What follows belongs to an exercise in optimizing a design on an open flow for small area; a production flow would make more cautious choices.
In this exercise RTL edits were held to simulation tests only and were not proved equivalent to the original.
The series may have gaps, and a smaller design here may also do less where the tests do not look.

==> flow/design.v, too long to show whole: its modules and the start of the top module <==
// module Posit_div_N32_ES6_PIPE12: 3654 lines
// module posit_dec: 17 lines
// module recip_tab: 267 lines
module Posit_div_N32_ES6_PIPE12(clk, in1, in2, start, out, inf, zero, done);
  // ...
==> flow/flow/run.sh <==
#!/bin/bash
# Standard ORFS layout, with one extra netlist pass between synthesis and floorplan:
# flow/polar.py flips the polarity of full-adder cells (FA(~a,~b,~c) = ~FA(a,b,c))
# where that removes inverters.  Registers and everything else are left as synthesized.
set -euo pipefail
WH=$(grep -o 'WORK_HOME=[^ ]*' standard.sh | head -1 | cut -d= -f2)
R=$WH/results/sky130hd/Posit_div_N32_ES6_PIPE12/base
bash standard.sh "$R/1_2_yosys.v" > synth_make.log 2>&1
cp "$R/1_2_yosys.v" "$R/1_2_yosys.std.v"
python3 flow/polar.py "$R/1_2_yosys.std.v" "$R/1_2_yosys.pol.v" > polar.log 2>&1
cp "$R/1_2_yosys.pol.v" "$R/1_2_yosys.v"
bash standard.sh > layout_make.log 2>&1
==> flow/flow/polar.py <==
#!/usr/bin/env python3
"""Remove inverters around sky130 full adders by flipping adder polarity.

A full adder is self-dual: FA(~a,~b,~c) = (~sum, ~cout).  For each fa cell we may
feed it the complements of its inputs and take the complements of its outputs;
this is done greedily whenever it reduces the number of inverters.
usage: polar.py in.v out.v
"""
import re, sys
from collections import defaultdict

src = open(sys.argv[1]).read()
cell_re = re.compile(r'^(\s*)(sky130_fd_sc_hd__\w+)\s+(\S+)\s*\((.*?)\);\s*$', re.S | re.M)
pin_re = re.compile(r'\.(\w+)\(\s*([^()]*?)\s*\)')

OUTPINS = {'X', 'Y', 'Q', 'Q_N', 'SUM', 'COUT', 'HI', 'LO'}
cells = {}      # name -> [type, {pin: net}]
order = []
pieces = []
pos = 0
for m in cell_re.finditer(src):
    pieces.append(src[pos:m.start()])
    pieces.append(('CELL', m.group(3)))
    pos = m.end()
    pins = dict(pin_re.findall(m.group(4)))
    cells[m.group(3)] = [m.group(2), pins]
    order.append(m.group(3))
pieces.append(src[pos:])
# nets used outside cells (assigns, ports) are external
ext = set()
for p in pieces:
    if isinstance(p, str):
        for line in p.split('\n'):
            l = line.strip()
            if l.startswith('assign') or l.startswith('output') or l.startswith('input'):
                for tok in re.findall(r'\\\S+|[A-Za-z_][\w$]*(?:\[\d+\])?', l):
                    ext.add(tok)
                    ext.add(re.sub(r'\[\d+\]$', '', tok))

def is_ext(net):
    return net in ext or re.sub(r'\[\d+\]$', '', net) in ext

driver = {}
loads = defaultdict(set)
def rebuild():
    driver.clear(); loads.clear()
    for c, (t, pins) in cells.items():
        for p, n in pins.items():
            if p in OUTPINS: driver[n] = (c, p)
            else: loads[n].add((c, p))
rebuild()

def is_inv(c): return cells[c][0].startswith(('sky130_fd_sc_hd__inv_', 'sky130_fd_sc_hd__clkinv_'))
newid = [0]
newnets = []
def new_net():
    newid[0] += 1
    n = f"_pol{newid[0]}_"
    newnets.append(n)
    return n
def inv_of(net):
    """an existing inverter driven by net, if any"""
    for c, p in loads.get(net, ()):
        if is_inv(c): return c
    return None
def add_inv(a, y):
    newid[0] += 1
    c = f"_polinv{newid[0]}_"
    cells[c] = ['sky130_fd_sc_hd__inv_1', {'A': a, 'Y': y}]
    order.append(c)
    driver[y] = (c, 'Y'); loads[a].add((c, 'A'))
    return c
def del_cell(c):
    t, pins = cells.pop(c)
    for p, n in pins.items():
        if p in OUTPINS: driver.pop(n, None)
        else: loads[n].discard((c, p))
def connect(c, p, net):
    old = cells[c][1][p]
    if p in OUTPINS: driver.pop(old, None); driver[net] = (c, p)
    else: loads[old].discard((c, p)); loads[net].add((c, p))
    cells[c][1][p] = net

XSWAP = {'sky130_fd_sc_hd__xor2_1': 'sky130_fd_sc_hd__xnor2_1',
         'sky130_fd_sc_hd__xnor2_1': 'sky130_fd_sc_hd__xor2_1'}
def is_x(c): return cells[c][0] in XSWAP
def xswap(c):
    t, pins = cells[c]
    nt = XSWAP[t]
    cells[c][0] = nt
    if 'X' in pins: pins['Y'] = pins.pop('X'); driver[pins['Y']] = (c, 'Y')
    elif 'Y' in pins: pins['X'] = pins.pop('Y'); driver[pins['X']] = (c, 'X')
def free_compl_driver(n):
    """driver cell whose type can be swapped to complement net n for free"""
    d = driver.get(n)
    if d and is_x(d[0]) and len(loads[n]) == 1 and not is_ext(n): return d[0]
    return None

def gain(f):
    pins = cells[f][1]
    g = 0
    for p in ('A', 'B', 'CIN'):
        n = pins[p]
        d = driver.get(n)
        if d and is_inv(d[0]):
            # complement available for free; inverter removable if only load
            if len(loads[n]) == 1 and not is_ext(n): g += 1
        elif free_compl_driver(n):
            pass
        else:
            if inv_of(n) is None: g -= 1
    for p in ('SUM', 'COUT'):
        n = pins[p]
        ld = loads.get(n, set())
        invl = [c for c, q in ld if is_inv(c)]
        xl = [c for c, q in ld if is_x(c)]
        other = len(ld) - len(invl) - len(xl)
        g += len(invl)
        if other > 0 or is_ext(n): g -= 1
    return g

def flip(f):
    pins = cells[f][1]
    for p in ('A', 'B', 'CIN'):
        n = pins[p]
        d = driver.get(n)
        if d and is_inv(d[0]):
            src_net = cells[d[0]][1]['A']
            connect(f, p, src_net)
            if not loads[n] and not is_ext(n): del_cell(d[0])
        elif free_compl_driver(n):
            xswap(free_compl_driver(n))
        else:
            i = inv_of(n)
            if i is None:
                y = new_net(); add_inv(n, y)
            else:
                y = cells[i][1]['Y']
            connect(f, p, y)
    for p in ('SUM', 'COUT'):
        n = pins[p]
        phys = new_net()
        connect(f, p, phys)
        for c, q in list(loads.get(n, ())):
            if is_inv(c):
                y = cells[c][1]['Y']
                for c2, q2 in list(loads.get(y, ())):
                    connect(c2, q2, phys)
                if is_ext(y):
                    # keep a buffer-free path: y must still be driven -> keep inverter off phys? use buf
                    cells[c][1]['A'] = phys; loads[n].discard((c, 'A')); loads[phys].add((c, 'A'))
                    cells[c][0] = 'sky130_fd_sc_hd__buf_1'
                else:
                    del_cell(c)
            elif is_x(c):
                xswap(c)
                connect(c, q, phys)
        if loads.get(n) or is_ext(n):
            add_inv(phys, n)

import random, copy
random.seed(1)
fas = [c for c in order if cells[c][0].startswith('sky130_fd_sc_hd__fa_')]
ninv0 = sum(1 for c in cells if is_inv(c))
total = 0
def ninv(): return sum(1 for c in cells if is_inv(c))
def snapshot(): return (copy.deepcopy(cells), list(order), list(newnets), newid[0])
best = (ninv(), snapshot())
for it in range(200):
    changed = 0
    fl = list(fas); random.shuffle(fl)
    for f in fl:
        if f not in cells: continue
        g = gain(f)
        if g > 0 or (g == 0 and it < 180 and random.random() < 0.3):
            flip(f); changed += 1
    total += changed
    n = ninv()
    if n < best[0]: best = (n, snapshot())
    if not changed: break
cells, order, newnets, newid[0] = best[1][0], best[1][1], best[1][2], best[1][3]
rebuild()
# cleanup: absorb remaining inverters into xor/xnor cells
for c in list(cells):
    if c not in cells or not is_inv(c): continue
    a = cells[c][1]['A']; y = cells[c][1]['Y']
    if is_ext(y): continue
    d = free_compl_driver(a)
    if d:
        xswap(d)
        for c2, q2 in list(loads.get(y, ())): connect(c2, q2, a)
        del_cell(c); continue
    ld = list(loads.get(y, ()))
    if ld and all(is_x(c2) for c2, q2 in ld) and len(set(c2 for c2, q2 in ld)) == len(ld):
        for c2, q2 in ld:
            xswap(c2)
            connect(c2, q2, a)
        del_cell(c)
# half adders next to inverters: rebuild them from xor/xnor + and/nand/nor gates
def new_cell(t, pins):
    newid[0] += 1
    c = f"_polg{newid[0]}_"
    cells[c] = [t, dict(pins)]
    order.append(c)
    for p_, n_ in pins.items():
        if p_ in OUTPINS: driver[n_] = (c, p_)
        else: loads[n_].add((c, p_))
    return c
def inv_only(n):
    ld = loads.get(n, set())
    return bool(ld) and not is_ext(n) and all(is_inv(c) for c, q in ld)
def excl_inv_driver(n):
    d = driver.get(n)
    if d and is_inv(d[0]) and len(loads[n]) == 1 and not is_ext(n): return d[0]
    return None
def absorb(n):
    """n is consumed only by inverters: remove them, return the net carrying ~n"""
    invs = [c for c, q in loads[n]]
    y0 = cells[invs[0]][1]['Y']
    for c in invs[1:]:
        y = cells[c][1]['Y']
        for c2, q2 in list(loads.get(y, ())): connect(c2, q2, y0)
        if is_ext(y): return None
    for c in invs: del_cell(c)
    return y0
nha = 0
for c in [c for c in list(cells) if cells[c][0].startswith('sky130_fd_sc_hd__ha_')]:
    if c not in cells: continue
    pins = cells[c][1]
    a, b, so, co = pins['A'], pins['B'], pins['SUM'], pins['COUT']
    ia, ib = excl_inv_driver(a), excl_inv_driver(b)
    if ia and ib:
        a2, b2 = cells[ia][1]['A'], cells[ib][1]['A']
        del_cell(c); del_cell(ia); del_cell(ib)
        new_cell('sky130_fd_sc_hd__xor2_1', {'A': a2, 'B': b2, 'X': so})
        new_cell('sky130_fd_sc_hd__nor2_1', {'A': a2, 'B': b2, 'Y': co})
        nha += 1
        continue
    if inv_only(co):
        del_cell(c)
        con = absorb(co)
        if inv_only(so):
            son = absorb(so)
            new_cell('sky130_fd_sc_hd__xnor2_1', {'A': a, 'B': b, 'Y': son})
        else:
            new_cell('sky130_fd_sc_hd__xor2_1', {'A': a, 'B': b, 'X': so})
        new_cell('sky130_fd_sc_hd__nand2_1', {'A': a, 'B': b, 'Y': con})
        nha += 1
        continue
    if inv_only(so):
        del_cell(c)
        son = absorb(so)
        new_cell('sky130_fd_sc_hd__xnor2_1', {'A': a, 'B': b, 'Y': son})
        new_cell('sky130_fd_sc_hd__and2_1', {'A': a, 'B': b, 'X': co})
        nha += 1
sys.stderr.write(f"polar: rebuilt {nha} half adders\n")
# a gate followed by an inverter that is its only load -> the complementary gate
COMPL = {'nand2_1': 'and2_1', 'nor2_1': 'or2_1', 'nand3_1': 'and3_1', 'nor3_1': 'or3_1',
         'o21ai_0': 'o21a_1', 'o21ai_1': 'o21a_1', 'a21oi_1': 'a21o_1',
         'o22ai_1': 'o22a_1', 'a22oi_1': 'a22o_1', 'nand4_1': 'and4_1', 'nor4_1': 'or4_1',
         'a211oi_1': 'a211o_1', 'o211ai_1': 'o211a_1', 'a31oi_1': 'a31o_1', 'o31ai_1': 'o31a_1'}
ngc = 0
for c in list(cells):
    if c not in cells or not is_inv(c): continue
    a = cells[c][1]['A']; y = cells[c][1]['Y']
    if is_ext(a) or len(loads.get(a, ())) != 1: continue
    d = driver.get(a)
    if not d: continue
    g = d[0]; t = cells[g][0][len('sky130_fd_sc_hd__'):]
    if is_inv(g) and not is_ext(y):
        # double inversion
        src = cells[g][1]['A']
        for c2, q2 in list(loads.get(y, ())): connect(c2, q2, src)
        del_cell(c); del_cell(g); ngc += 1
        continue
    if t in COMPL and d[1] == 'Y':
        del_cell(c)
        pins = cells[g][1]
        pins.pop('Y'); driver.pop(a, None)
        pins['X'] = y; driver[y] = (g, 'X')
        cells[g][0] = 'sky130_fd_sc_hd__' + COMPL[t]
        ngc += 1
sys.stderr.write(f"polar: merged {ngc} gate-inverter pairs\n")
ninv1 = sum(1 for c in cells if is_inv(c))
sys.stderr.write(f"polar: flipped {total} adders, inverters {ninv0} -> {ninv1}\n")

# write out
out = []
first_cell = True
for p in pieces:
    if isinstance(p, str):
        out.append(p)
    else:
        c = p[1]
        if first_cell:
            first_cell = False
            out.append("".join(f"  wire {n};\n" for n in newnets))
            # new cells
            for c2 in order:
                if (c2.startswith('_polinv') or c2.startswith('_polg')) and c2 in cells:
                    t, pins = cells[c2]
                    out.append(f"  {t} {c2} (\n" + ",\n".join(f"    .{k}({v}{' ' if v.startswith(chr(92)) else ''})" for k, v in pins.items()) + "\n  );\n")
        if c in cells:
            t, pins = cells[c]
            out.append(f"  {t} {c} (\n" + ",\n".join(f"    .{k}({v}{' ' if v.startswith(chr(92)) else ''})" for k, v in pins.items()) + "\n  );")
        else:
            out.append("")
open(sys.argv[2], 'w').write("".join(out))
==> flow/standard.sh <==
#!/bin/bash
# synth_recipe.tcl (not shown) runs the flow's synth.tcl, then flattens the netlist and writes it again
# the make line also repeats each setting of config.mk as NAME=value (left out here)
make -C /OpenROAD-flow-scripts/flow DESIGN_CONFIG=/design/flow/config.mk WORK_HOME=/design/flow/orfs CLKGATE_MAP_FILE= SYNTH_SCRIPT=/design/flow/synth_recipe.tcl "${@:-finish}"
==> flow/config.mk <==
export PLATFORM = sky130hd
export DESIGN_NAME = Posit_div_N32_ES6_PIPE12
export DESIGN_NICKNAME = Posit_div_N32_ES6_PIPE12
export VERILOG_FILES = /design/flow/design.v
export SDC_FILE = /design/flow/constraint.sdc
export NUM_CORES = 4
export LEC_CHECK = 0
export ABC_AREA = 1
export CAP_MARGIN = 5
export CORE_MARGIN = 2
export CORE_UTILIZATION = 65
export CTS_BUF_LIST = sky130_fd_sc_hd__clkbuf_8
export SLEW_MARGIN = 5
==> flow/constraint.sdc <==
create_clock -name core_clock -period 9.0 [get_ports {clk}]
set_input_delay 1.8000 -clock core_clock [delete_from_list [all_inputs] [get_ports {clk}]]
set_output_delay 1.8000 -clock core_clock [all_outputs]
set_load 0.01 [all_outputs]
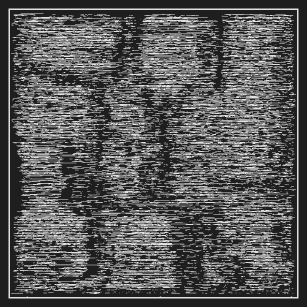
Figure 1: run 1, M1 wires.
(1 px per um)
share of all routed wire	41%
main direction	horizontal
nets with wire on the layer	6,634
routed vias: 44,709
global routing usage on met1: 44.0%
drt total wl: 140,000 um

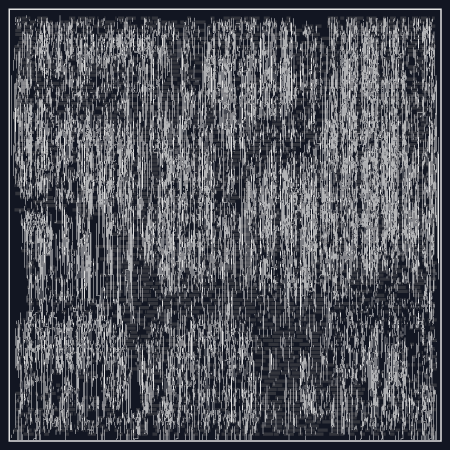
Figure 2: run 1, the metal 2 layer.
(1.5 px per um)
share of all routed wire	48%
longest straight run	94.9 um
met2 Usage GRT: 57.4%

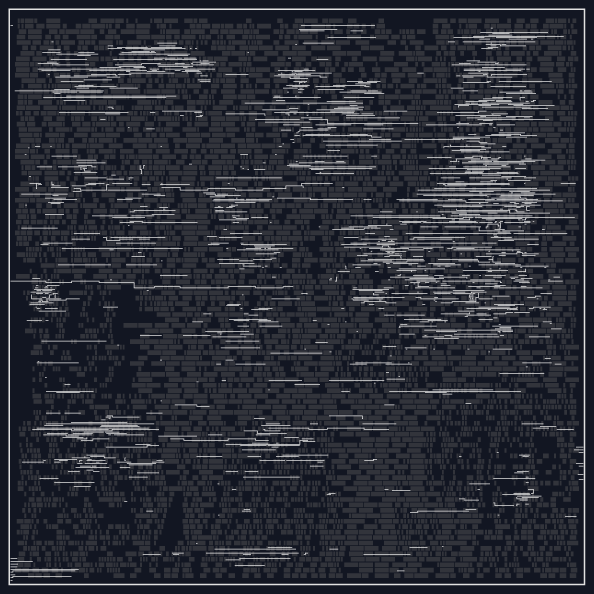
Figure 3: run 1, met3 routing.
(2 px per um)
wire length on this layer	10,900 um
share of all routed wire	7.8%
nets with wire on the layer	572
longest straight run	69.0 um
main direction	horizontal
fraction of met3 tracks used by global routing: 5.41%

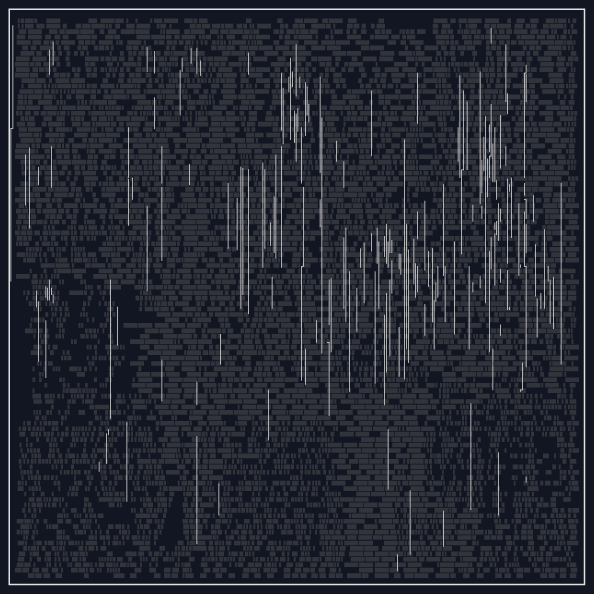
Figure 4: run 1, M4 wires.
(2 px per um)
nets with wire on the layer	145
main direction	vertical
longest straight run	120 um
wire length on this layer	4,890 um

==> run_summary.xml, run 1 <==
<?xml version="1.0" encoding="UTF-8"?>
<metrics>
  <group name="critical_path">
    <metric name="path_class" unit="">flop to primary output</metric>
    <metric name="timing.critical_path.slowest_stage_cell" unit="">clkdlybuf4s50_1</metric>
    <metric name="critPathMostFrequentCell" unit="">nand2_2</metric>
    <metric name="reg2reg_depth" unit="">39</metric>
    <metric name="crit_required" unit="ns">7.20</metric>
    <metric name="worst_setup_start_kind" unit="">flop</metric>
    <metric name="critPathMaxFanout" unit="">39</metric>
    <metric name="end_kind" unit="">primary output</metric>
  </group>
  <group name="cells_and_area">
    <metric name="num-fill-cells" unit="">6619</metric>
    <metric name="share_of_cells_above_drive_strength_1" unit="%">6.62</metric>
  </group>
  <group name="detailed_routing">
    <metric name="ant_nets_after_route" unit="">0</metric>
    <metric name="wl_per_cell" unit="um">18.9</metric>
    <metric name="detail_route.drc_violations" unit="">0</metric>
    <metric name="initialDrtViolationCount" unit="">4542</metric>
    <metric name="vias_per_cell" unit="">6.03</metric>
    <metric name="drt_pre_antenna_iters" unit="">8</metric>
  </group>
  <group name="sta">
    <metric name="timing.slew.headroom" unit="%">10.4</metric>
    <metric name="setup_viol" unit="">0</metric>
    <metric name="fin_skew" unit="ns">0.0629</metric>
    <metric name="timing_worst_slew_pin_value" unit="ns">1.34</metric>
  </group>
  <group name="grt">
    <metric name="first_global_vias" unit="">43721</metric>
    <metric name="grt.total_usage" unit="%">33.9</metric>
  </group>
  <group name="synthesis">
    <metric name="syn-num-nets" unit="">7208</metric>
    <metric name="synth_area_per_cell" unit="sq um">8.23</metric>
    <metric name="synth_warnings" unit="">3</metric>
  </group>
  <group name="floorplan">
    <metric name="fp.coreArea" unit="sq um">79100</metric>
    <metric name="start_util" unit="%">65.7</metric>
    <metric name="boundaryPins" unit="">101</metric>
    <metric name="height_of_the_chip" unit="um">287</metric>
  </group>
  <group name="hold_path">
    <metric name="worst_hold_path_type" unit="">flop to flop</metric>
  </group>
  <group name="outcome">
    <metric name="status" unit="">finished clean</metric>
  </group>
  <group name="clock_tree">
    <metric name="cts_post_setup_buffers_inserted" unit="">0</metric>
    <metric name="clk_root_buffer_cell" unit="">clkbuf_8</metric>
    <metric name="cts_num_sinks" unit="">470</metric>
  </group>
  <group name="placed_design">
    <metric name="dpl.hpwl" unit="um">107000</metric>
  </group>
</metrics>
==> run 1: cells in the final DEF, fill, tap and decap left out, types with 12 or more instances in the layout <==
cell and count:
nand2_1 960, xnor2_1 326, o22ai_1 583, fa_1 535, o21ai_0 372, inv_1 438
nor3_1 40, o211ai_1 19, nand3_1 254, o21a_1 27, a21o_1 22, nand2_2 24
or2_1 24, ha_1 288, and2_1 55, nor2_1 301, nand4_1 30, xor2_1 674
a21oi_1 161, a31oi_1 17, buf_4 124, clkbuf_8 94, clkdlybuf4s50_1 100, inv_2 29
mux2i_1 22, nor2_2 29, dfxtp_1 469, nor4_1 17, o21ai_2 12, or2_2 27
o21ai_1 84, clkinv_1 59
==> run 1: critical path, delay by kind of cell (launching register included) <==
family	cells	cell delay, ns
xor gates and xnor gates	1	0.24
and+or+nand+nor	22	2.72
buffers and inverters	6	1.40
AOI/OAI and AO/OA	5	0.91
DFF	1	0.52
==> run 1: through the flow <==
stage	std cells	util [%]	setup WS [ns]	hold slack (ns)	instance area [sq um]
after detailed placement	7265	68.0	0.913	0.312	53800
final	7410	70.4	0.670	0.273	55700
after global routing	7410	70.4	0.00271	0.268	55700
after floorplan	6319	-	1.46	0.310	52000
after global placement	7265	68.0	1.20	0.310	53800
after CTS	7405	70.3	0.293	0.260	55700
==> run 1: layer usage <==
| layer | part of all wire (%) | vias up | track usage (%) |
|---|---|---|---|
| met5 | 0 | - | 0 |
| met4 | 3.5 | 0 | 12.0 |
| met3 | 7.8 | 409 | 5.41 |
| met2 | 48 | 2012 | 57.4 |
| met1 | 41 | 21262 | 44.0 |
| li1 | - | 21026 | - |
==> run 1: area by class of cell <==
class / instances / area [sq um] / area share (%)
inverter: 512 / 1920 / 3.46
antenna: 5 / 12.5 / 0.0225
multi-input combinational: 5008 / 39300 / 70.5
tap: 1050 / 1310 / 2.36
clock buffer: 94 / 1290 / 2.32
sequential: 470 / 9410 / 16.9
clock inverter: 46 / 524 / 0.941
timing repair buffer: 225 / 1950 / 3.50
==> run 1: repair_timing <==
action	in CTS	in global routing
hold endpoints to repair	0	0
hold buffers	0	0
resized for setup	0	7
endpoints found under the setup margin	0	4
Figure 5. Worst path highlighted (run 1).
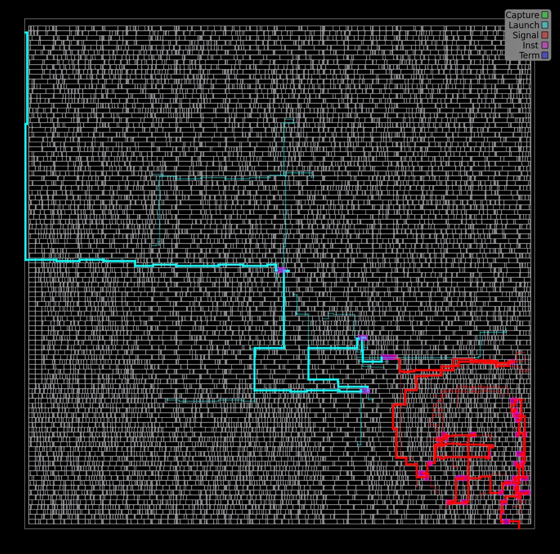

==> run 2: changes to the inputs <==
--- a/flow/flow/run.sh
+++ b/flow/flow/run.sh
@@ -1,7 +1,9 @@
 #!/bin/bash
 # Standard ORFS layout, with one extra netlist pass between synthesis and floorplan:
-# flow/polar.py flips the polarity of full-adder cells (FA(~a,~b,~c) = ~FA(a,b,c))
-# where that removes inverters.  Registers and everything else are left as synthesized.
+# flow/polar.py removes inverters from the synthesized netlist by flipping the polarity
+# of full-adder cells (FA(~a,~b,~c) = ~FA(a,b,c)), swapping xor/xnor, rebuilding half
+# adders next to inverters from xor/xnor + and/nand/nor gates, and merging a gate with
+# a following inverter into the complementary gate.  Registers are left as synthesized.
 set -euo pipefail
 WH=$(grep -o 'WORK_HOME=[^ ]*' standard.sh | head -1 | cut -d= -f2)
 R=$WH/results/sky130hd/Posit_div_N32_ES6_PIPE12/base
--- a/flow/config.mk
+++ b/flow/config.mk
@@ -9,5 +9,7 @@
 export CAP_MARGIN = 5
 export CORE_MARGIN = 2
 export CORE_UTILIZATION = 65
-export CTS_BUF_LIST = sky130_fd_sc_hd__clkbuf_8
+export CTS_BUF_LIST = sky130_fd_sc_hd__clkbuf_16
+export CTS_CLUSTER_DIAMETER = 120
+export CTS_CLUSTER_SIZE = 30
 export SLEW_MARGIN = 5
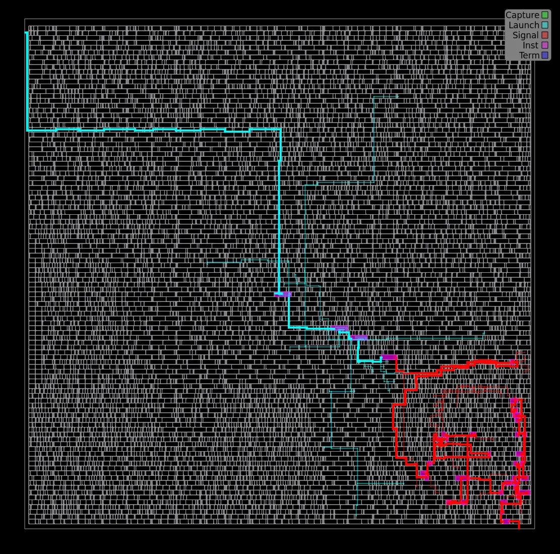
Figure 6: run 2, worst path highlighted.
total negative slack for setup checks: 0 ns
Final Non-Filler Cells: 7,296
worst setup margin: 0.730 ns
post-layout minimum cycle time: 8.27 ns

==> run_summary.xml, run 2 <==
<?xml version="1.0" encoding="UTF-8"?>
<metrics>
  <group name="clock_tree">
    <metric name="cts_num_sinks" unit="">470</metric>
    <metric name="cts_post_setup_buffers_inserted" unit="">0</metric>
    <metric name="clk_root_buffer_cell" unit="">clkbuf_16</metric>
  </group>
  <group name="sta">
    <metric name="timing_worst_slew_pin_value" unit="ns">1.33</metric>
    <metric name="fin_skew" unit="ns">0.0239</metric>
    <metric name="hold-worst-slack" unit="ns">0.332</metric>
    <metric name="setup_viol" unit="">0</metric>
    <metric name="timing.slew.headroom" unit="%">11.0</metric>
  </group>
  <group name="floorplan">
    <metric name="fp.coreArea" unit="sq um">79100</metric>
    <metric name="height_of_the_chip" unit="um">287</metric>
    <metric name="boundaryPins" unit="">101</metric>
    <metric name="start_util" unit="%">65.7</metric>
  </group>
  <group name="synthesis">
    <metric name="synth_area_per_cell" unit="sq um">8.23</metric>
    <metric name="syn-num-nets" unit="">7208</metric>
    <metric name="synth_warnings" unit="">3</metric>
    <metric name="netlist_instances" unit="">6319</metric>
  </group>
  <group name="cells_and_area">
    <metric name="multi_input_area" unit="sq um">39300</metric>
    <metric name="register_area" unit="sq um">9410</metric>
    <metric name="most-common-layout-cells" unit="">nand2_1 (960), xor2_1 (674), o22ai_1 (583), fa_1 (535), dfxtp_1 (469)</metric>
    <metric name="postLayoutCellArea" unit="sq um">54600</metric>
    <metric name="layout_commonest_cell" unit="">nand2_1</metric>
    <metric name="antenna_cells" unit="">0</metric>
    <metric name="num-fill-cells" unit="">6743</metric>
    <metric name="share_of_cells_above_drive_strength_1" unit="%">5.24</metric>
  </group>
  <group name="grt">
    <metric name="first_global_vias" unit="">43072</metric>
    <metric name="grt.total_usage" unit="%">33.5</metric>
  </group>
  <group name="critical_path">
    <metric name="crit_required" unit="ns">7.20</metric>
    <metric name="timing.critical_path.slowest_stage_cell" unit="">clkdlybuf4s50_1</metric>
    <metric name="critPathMaxFanout" unit="">39</metric>
    <metric name="critPathMostFrequentCell" unit="">nand2_2</metric>
    <metric name="worst_setup_start_kind" unit="">flop</metric>
    <metric name="path_class" unit="">flop to primary output</metric>
    <metric name="end_kind" unit="">primary output</metric>
    <metric name="reg2reg_depth" unit="">39</metric>
  </group>
  <group name="detailed_routing">
    <metric name="drt_pre_antenna_iters" unit="">6</metric>
    <metric name="drt-total-wl" unit="um">139000</metric>
    <metric name="initialDrtViolationCount" unit="">4343</metric>
    <metric name="wl_per_cell" unit="um">19.0</metric>
  </group>
  <group name="placed_design">
    <metric name="dpl.hpwl" unit="um">107000</metric>
    <metric name="dpl_cell_area" unit="sq um">53800</metric>
    <metric name="placed_cells" unit="">7265</metric>
  </group>
  <group name="hold_path">
    <metric name="worst_hold_path_type" unit="">flop to flop</metric>
  </group>
  <group name="outcome">
    <metric name="status" unit="">finished clean</metric>
  </group>
</metrics>
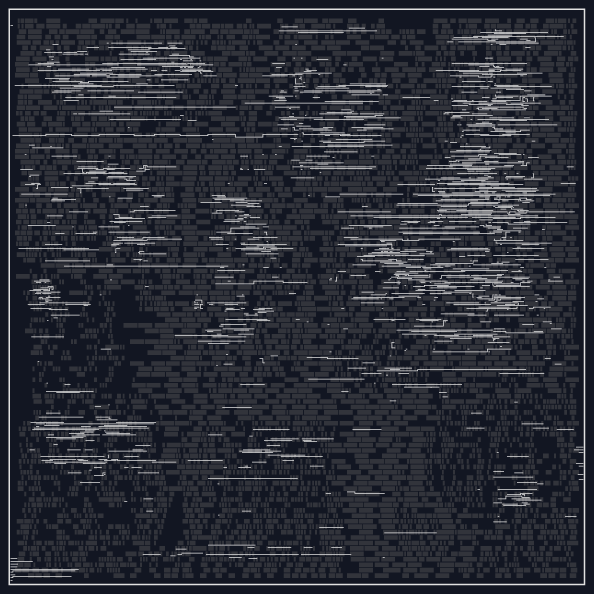
Figure 7: run 2, met3 routing.
(2 px per um)
main direction	horizontal
wire length on this layer	10,700 um
nets with wire on the layer	574
longest straight run	81.9 um
share of all routed wire	7.7%
fraction of met3 tracks used by global routing: 4.30%
routed vias: 44,438

## run 2: final cells by class
class,count,area share (%)
sequential,470,17.2
timing repair buffer,225,3.56
multi-input combinational,5008,71.9
clock inverter,8,0.287
inverter,512,3.53
clock buffer,23,1.05
tap,1050,2.41
## run 2: what timing repair did
item                                    in CTS  in global routing
hold endpoints to repair                     0                  0
resized for setup                            0                  4
hold buffers                                 0                  0
endpoints found under the setup margin       0                  4
## run 2: critical path, delay by kind of cell, from the launching register on
family,cells,cell delay (ns)
AND/OR/NAND/NOR,22,2.71
buffers and inverters,6,1.40
AO/OA/AOI/OAI,5,0.97
flip-flops,1,0.53
XOR/XNOR,1,0.24
## run 2: per-stage QoR
stage	util [%]	worst slack, ns
3_3_place_gp	68.0	1.20
5_1_grt	69.0	0.0310
2_1_floorplan	-	1.46
4_1_cts	69.0	0.446
3_5_place_dp	68.0	0.913
6_report	69.0	0.730
## run 2: routing by layer
layer  vias to the layer above  GRT usage, %  wire length (um)
li1                      20850             -                 -
met1                     21175          44.2             56700
met2                      2012          57.0             66000
met3                       401          4.30             10700
met4                         0          10.8              5080
met5                         -             0                 0
Figure 8. M1 wires (run 2).
(1 px per um)
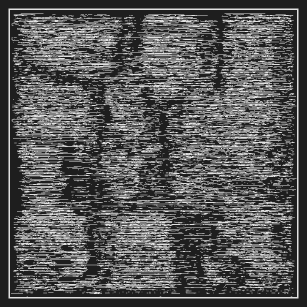

==> run 3: changes to the inputs <==
--- a/flow/config.mk
+++ b/flow/config.mk
@@ -8,8 +8,7 @@
 export ABC_AREA = 1
 export CAP_MARGIN = 5
 export CORE_MARGIN = 2
-export CORE_UTILIZATION = 65
-export CTS_BUF_LIST = sky130_fd_sc_hd__clkbuf_16
-export CTS_CLUSTER_DIAMETER = 120
-export CTS_CLUSTER_SIZE = 30
+export CORE_UTILIZATION = 70
+export CTS_BUF_LIST = sky130_fd_sc_hd__clkbuf_8
+export PLACE_DENSITY = 0.75
 export SLEW_MARGIN = 5
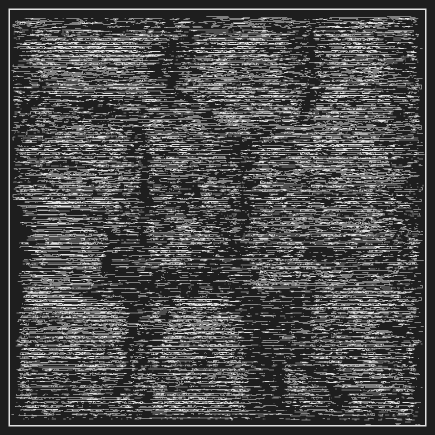
Figure 9: run 3, M1 wires.
(1.5 px per um)
longest straight run	77.7 um
nets with wire on the layer	6,642
wire length on this layer	55.4 mm
main direction	horizontal
share of all routed wire	39%
global routing usage on met1: 46.5%
routed vias: 45,380

==> run_summary.xml, run 3 <==
<?xml version="1.0" encoding="UTF-8"?>
<metrics>
  <group name="hold_path">
    <metric name="worst_hold_path_type" unit="">flop to flop</metric>
  </group>
  <group name="sta">
    <metric name="drv_slew" unit="">0</metric>
    <metric name="max_freq" unit="GHz">0.120</metric>
    <metric name="fin_setup_tns" unit="ns">0</metric>
    <metric name="fin_skew" unit="ns">0.0551</metric>
    <metric name="setup_viol" unit="">0</metric>
    <metric name="period_minus_slack" unit="ns">8.31</metric>
    <metric name="timing.slew.headroom" unit="%">23.2</metric>
    <metric name="timing_worst_slew_pin_value" unit="ns">1.14</metric>
  </group>
  <group name="clock_tree">
    <metric name="cts_num_sinks" unit="">470</metric>
    <metric name="tritoncts" unit="">yes</metric>
    <metric name="clk_root_buffer_cell" unit="">clkbuf_8</metric>
    <metric name="tritoncts.num_buffers" unit="">77</metric>
    <metric name="cts_post_setup_buffers_inserted" unit="">0</metric>
  </group>
  <group name="detailed_routing">
    <metric name="wl_per_cell" unit="um">19.3</metric>
    <metric name="initialDrtViolationCount" unit="">5176</metric>
    <metric name="drt_pre_antenna_iters" unit="">9</metric>
  </group>
  <group name="synthesis">
    <metric name="synth_warnings" unit="">3</metric>
    <metric name="synth_area_per_cell" unit="sq um">8.23</metric>
    <metric name="syn-num-nets" unit="">7208</metric>
    <metric name="netlist_instances" unit="">6319</metric>
  </group>
  <group name="cells_and_area">
    <metric name="layout_commonest_cell" unit="">nand2_1</metric>
    <metric name="most-common-layout-cells" unit="">nand2_1 (960), xor2_1 (674), o22ai_1 (583), fa_1 (535), dfxtp_1 (469)</metric>
    <metric name="num-fill-cells" unit="">5520</metric>
    <metric name="largest_register_ffs" unit="">29</metric>
    <metric name="final_core_util" unit="%">75.7</metric>
    <metric name="share_of_cells_above_drive_strength_1" unit="%">6.48</metric>
  </group>
  <group name="grt">
    <metric name="grt.met3_usage" unit="%">5.84</metric>
    <metric name="first_global_vias" unit="">44730</metric>
    <metric name="met2_usage" unit="%">61.8</metric>
    <metric name="gr-max-usage-layer" unit="">met2</metric>
    <metric name="grt.total_usage" unit="%">36.6</metric>
  </group>
  <group name="critical_path">
    <metric name="path_class" unit="">flop to primary output</metric>
    <metric name="critPathMostFrequentCell" unit="">nand2_2</metric>
    <metric name="arrival" unit="ns">6.51</metric>
    <metric name="end_kind" unit="">primary output</metric>
    <metric name="reg2reg_depth" unit="">37</metric>
    <metric name="timing.critical_path.slowest_stage_cell" unit="">clkdlybuf4s50_1</metric>
    <metric name="crit_required" unit="ns">7.20</metric>
    <metric name="critPathMaxFanout" unit="">48</metric>
    <metric name="worst_setup_start_kind" unit="">flop</metric>
  </group>
  <group name="floorplan">
    <metric name="start_util" unit="%">71.1</metric>
    <metric name="height_of_the_chip" unit="um">277</metric>
    <metric name="fp.coreArea" unit="sq um">73200</metric>
    <metric name="number_of_core_rows" unit="">99</metric>
    <metric name="boundaryPins" unit="">101</metric>
  </group>
  <group name="outcome">
    <metric name="status" unit="">finished clean</metric>
  </group>
</metrics>
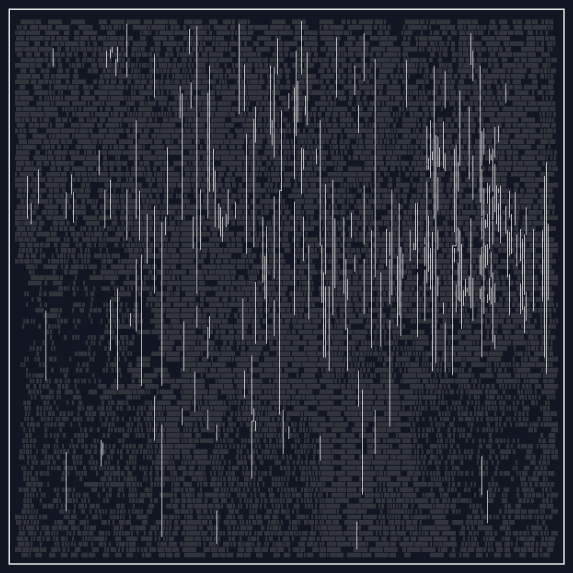
Figure 10: run 3, M4 wires.
(2 px per um)
wire length on this layer	6,350 um
longest straight run	133 um
drt total wl: 141,000 um

[run 3: cell types whose count changed in the layout (fill, tap and decap cells not counted), sizes merged]
cell / delta
clkinv: +8
diode: +2
bufinv: +5
buf: -6
clkinvlp: +2
inv: +23
clkbuf: +69
[run 3: repair_timing]
item	4_1_cts	5_1_grt
resized for setup	0	3
endpoints found under the hold margin	0	0
setup endpoints to repair	0	4
hold buffers	0	0
[run 3: layout make-up]
class / count / area [sq um] / share of cell area [%]
clock buffer: 92 / 1270 / 2.28
antenna: 2 / 5.00 / 0.00903
timing repair buffer: 219 / 1900 / 3.43
sequential: 470 / 9410 / 17.0
tap: 959 / 1200 / 2.16
clock inverter: 46 / 472 / 0.851
inverter: 512 / 1920 / 3.47
multi-input combinational: 5008 / 39300 / 70.8
[run 3: per-stage QoR]
step                setup slack, ns  area, sq um  std cells  hold slack [ns]
finish                        0.685        55400       7308            0.284
global placement               1.15        53700       7168            0.310
CTS                           0.456        55400       7306            0.272
detailed placement             1.00        53700       7168            0.312
global route                 0.0905        55400       7307            0.295
floorplan                      1.46        52000       6319            0.310
[run 3: worst max-delay path: cells and delay by family (launching register included)]
kind,cells,cell delay [ns]
AND/OR/NAND/NOR,23,2.72
flip-flops,1,0.42
XOR/XNOR,1,0.21
AO/OA/AOI/OAI,6,1.10
buffers and inverters,6,1.38
[run 3: routing by layer]
metal	share of wire [%]	wire [um]
met2	48	67300
met5	0	0
met3	8.7	12300
met4	4.5	6350
met1	39	55400
Figure 11. Met3 routing (run 3).
(2 px per um)
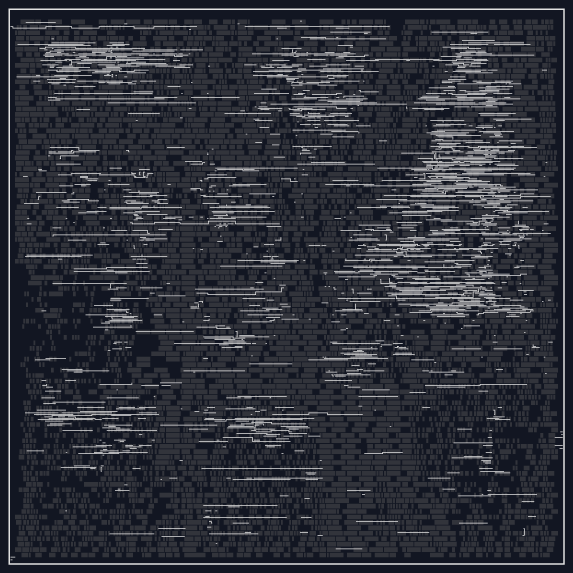

==> run 4: changes to the inputs <==
--- a/flow/config.mk
+++ b/flow/config.mk
@@ -8,7 +8,8 @@
 export ABC_AREA = 1
 export CAP_MARGIN = 5
 export CORE_MARGIN = 2
-export CORE_UTILIZATION = 70
+export CORE_UTILIZATION = 65
 export CTS_BUF_LIST = sky130_fd_sc_hd__clkbuf_8
-export PLACE_DENSITY = 0.75
+export CTS_CLUSTER_DIAMETER = 80
+export CTS_CLUSTER_SIZE = 16
 export SLEW_MARGIN = 5
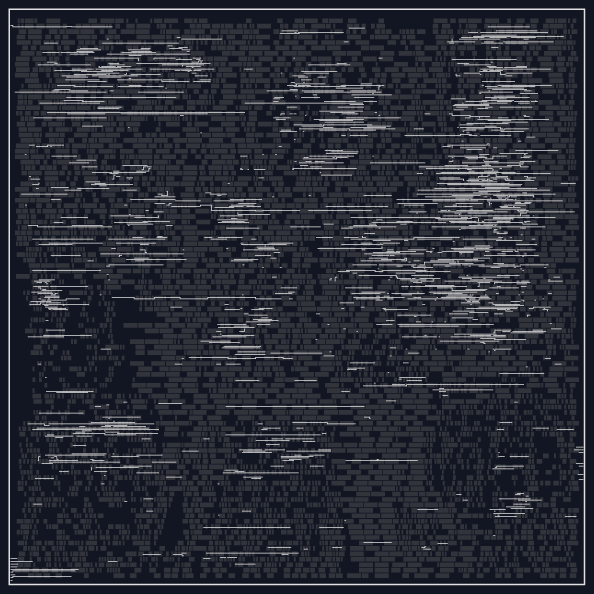
Figure 12: run 4, met3 routing.
(2 px per um)
wire length on this layer	10,700 um
longest straight run	98.7 um
drt total wl: 138,000 um
fraction of met3 tracks used by global routing: 4.84%
routed vias: 44,408

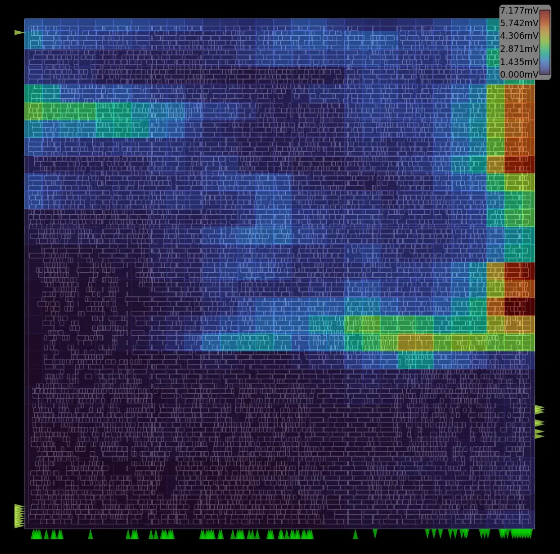
Figure 13: run 4, IR drop over the die.

==> run_summary.xml, run 4 <==
<?xml version="1.0" encoding="UTF-8"?>
<metrics>
  <group name="hold_path">
    <metric name="worst_hold_path_type" unit="">flop to flop</metric>
  </group>
  <group name="critical_path">
    <metric name="end_kind" unit="">primary output</metric>
    <metric name="reg2reg_depth" unit="">39</metric>
    <metric name="timing.critical_path.slowest_stage_cell" unit="">clkdlybuf4s50_1</metric>
    <metric name="arrival" unit="ns">6.45</metric>
    <metric name="worst_setup_start_kind" unit="">flop</metric>
    <metric name="critPathMostFrequentCell" unit="">nand2_2</metric>
    <metric name="path_class" unit="">flop to primary output</metric>
    <metric name="critPathMaxFanout" unit="">39</metric>
    <metric name="crit_required" unit="ns">7.20</metric>
  </group>
  <group name="clock_tree">
    <metric name="cts_num_sinks" unit="">470</metric>
    <metric name="tritoncts" unit="">yes</metric>
    <metric name="tritoncts.num_buffers" unit="">38</metric>
    <metric name="post_cts_hold_buffer_count" unit="">0</metric>
    <metric name="cts_resized" unit="">0</metric>
    <metric name="cts_post_setup_buffers_inserted" unit="">0</metric>
  </group>
  <group name="grt">
    <metric name="grt.total_usage" unit="%">33.5</metric>
  </group>
  <group name="cells_and_area">
    <metric name="most-common-layout-cells" unit="">nand2_1 (960), xor2_1 (674), o22ai_1 (583), fa_1 (535), dfxtp_1 (469)</metric>
    <metric name="final_core_util" unit="%">69.0</metric>
    <metric name="share_of_cells_above_drive_strength_1" unit="%">5.54</metric>
    <metric name="postLayoutCellArea" unit="sq um">54600</metric>
    <metric name="largest_register_ffs" unit="">29</metric>
    <metric name="final_non_filler_cells" unit="">7318</metric>
    <metric name="layout_commonest_cell" unit="">nand2_1</metric>
  </group>
  <group name="floorplan">
    <metric name="die_area" unit="sq um">82300</metric>
    <metric name="fp.coreArea" unit="sq um">79100</metric>
    <metric name="boundaryPins" unit="">101</metric>
    <metric name="start_util" unit="%">65.7</metric>
    <metric name="height_of_the_chip" unit="um">287</metric>
    <metric name="number_of_core_rows" unit="">103</metric>
  </group>
  <group name="placed_design">
    <metric name="dpl_worst_slack" unit="ns">0.913</metric>
    <metric name="dpl_cell_area" unit="sq um">53800</metric>
    <metric name="placed_cells" unit="">7265</metric>
  </group>
  <group name="detailed_routing">
    <metric name="wl_per_cell" unit="um">18.9</metric>
    <metric name="initialDrtViolationCount" unit="">4337</metric>
    <metric name="ant_nets_after_route" unit="">0</metric>
  </group>
  <group name="synthesis">
    <metric name="synth_warnings" unit="">3</metric>
    <metric name="syn-num-nets" unit="">7208</metric>
    <metric name="synth_area_per_cell" unit="sq um">8.23</metric>
    <metric name="netlist_instances" unit="">6319</metric>
  </group>
  <group name="sta">
    <metric name="setup_viol" unit="">0</metric>
    <metric name="max_freq" unit="GHz">0.121</metric>
    <metric name="layout_setup_ws" unit="ns">0.750</metric>
    <metric name="drv_slew" unit="">0</metric>
    <metric name="period_minus_slack" unit="ns">8.25</metric>
    <metric name="fin_setup_tns" unit="ns">0</metric>
    <metric name="fin_skew" unit="ns">0.0639</metric>
    <metric name="hold-worst-slack" unit="ns">0.283</metric>
  </group>
  <group name="outcome">
    <metric name="status" unit="">finished clean</metric>
  </group>
</metrics>
run 4: layout make-up:
| cell class | instances | area, sq um |
|---|---|---|
| fill | 6766 | 24500 |
| clock buffer | 40 | 551 |
| multi-input combinational | 5008 | 39300 |
| clock inverter | 11 | 189 |
| antenna | 2 | 5.00 |
| inverter | 512 | 1920 |
| tap | 1050 | 1310 |
| timing repair buffer | 225 | 1950 |
| sequential | 470 | 9410 |
run 4: per-layer routing:
metal / GRT usage [%] / share of wire [%]
met1: 44.0 / 41
met2: 56.8 / 48
met3: 4.84 / 7.8
met4: 11.0 / 3.6
met5: 0 / 0
run 4: worst max-delay path: cells and delay by family, from the launching register on:
family | cells | cell delay (ns)
AND/OR/NAND/NOR | 22 | 2.70
buffers and inverters | 6 | 1.40
AO/OA/AOI/OAI | 5 | 0.89
flip-flops | 1 | 0.52
XOR/XNOR | 1 | 0.24

[what the ideal ports hide]
Ports are ideal in the flow. The routed layouts listed here were re-timed in OpenROAD. Step 1 assumes that a clkbuf_16 drives the clock port and a buf_2 every other input. Step 2 also shifts input and output timing later by t, the mid clock arrival at the registers, as if the neighbouring blocks saw the same clock. Slacks: ideal / step 1 / step 2; pairs: ideal / step 1.
run	shift t [ns]	slack for setup (ns)	hold WS [ns]
run 1	0.756	0.670 / 0.603 / 0.821	0.273 / 0.273 / 0.273
run 2	0.646	0.730 / 0.658 / 0.828	0.332 / 0.332 / 0.332
run 3	0.743	0.685 / 0.614 / 0.735	0.284 / 0.284 / 0.284
run 4	0.698	0.750 / 0.679 / 0.816	0.283 / 0.283 / 0.283
After both steps every run listed still meets setup and hold.
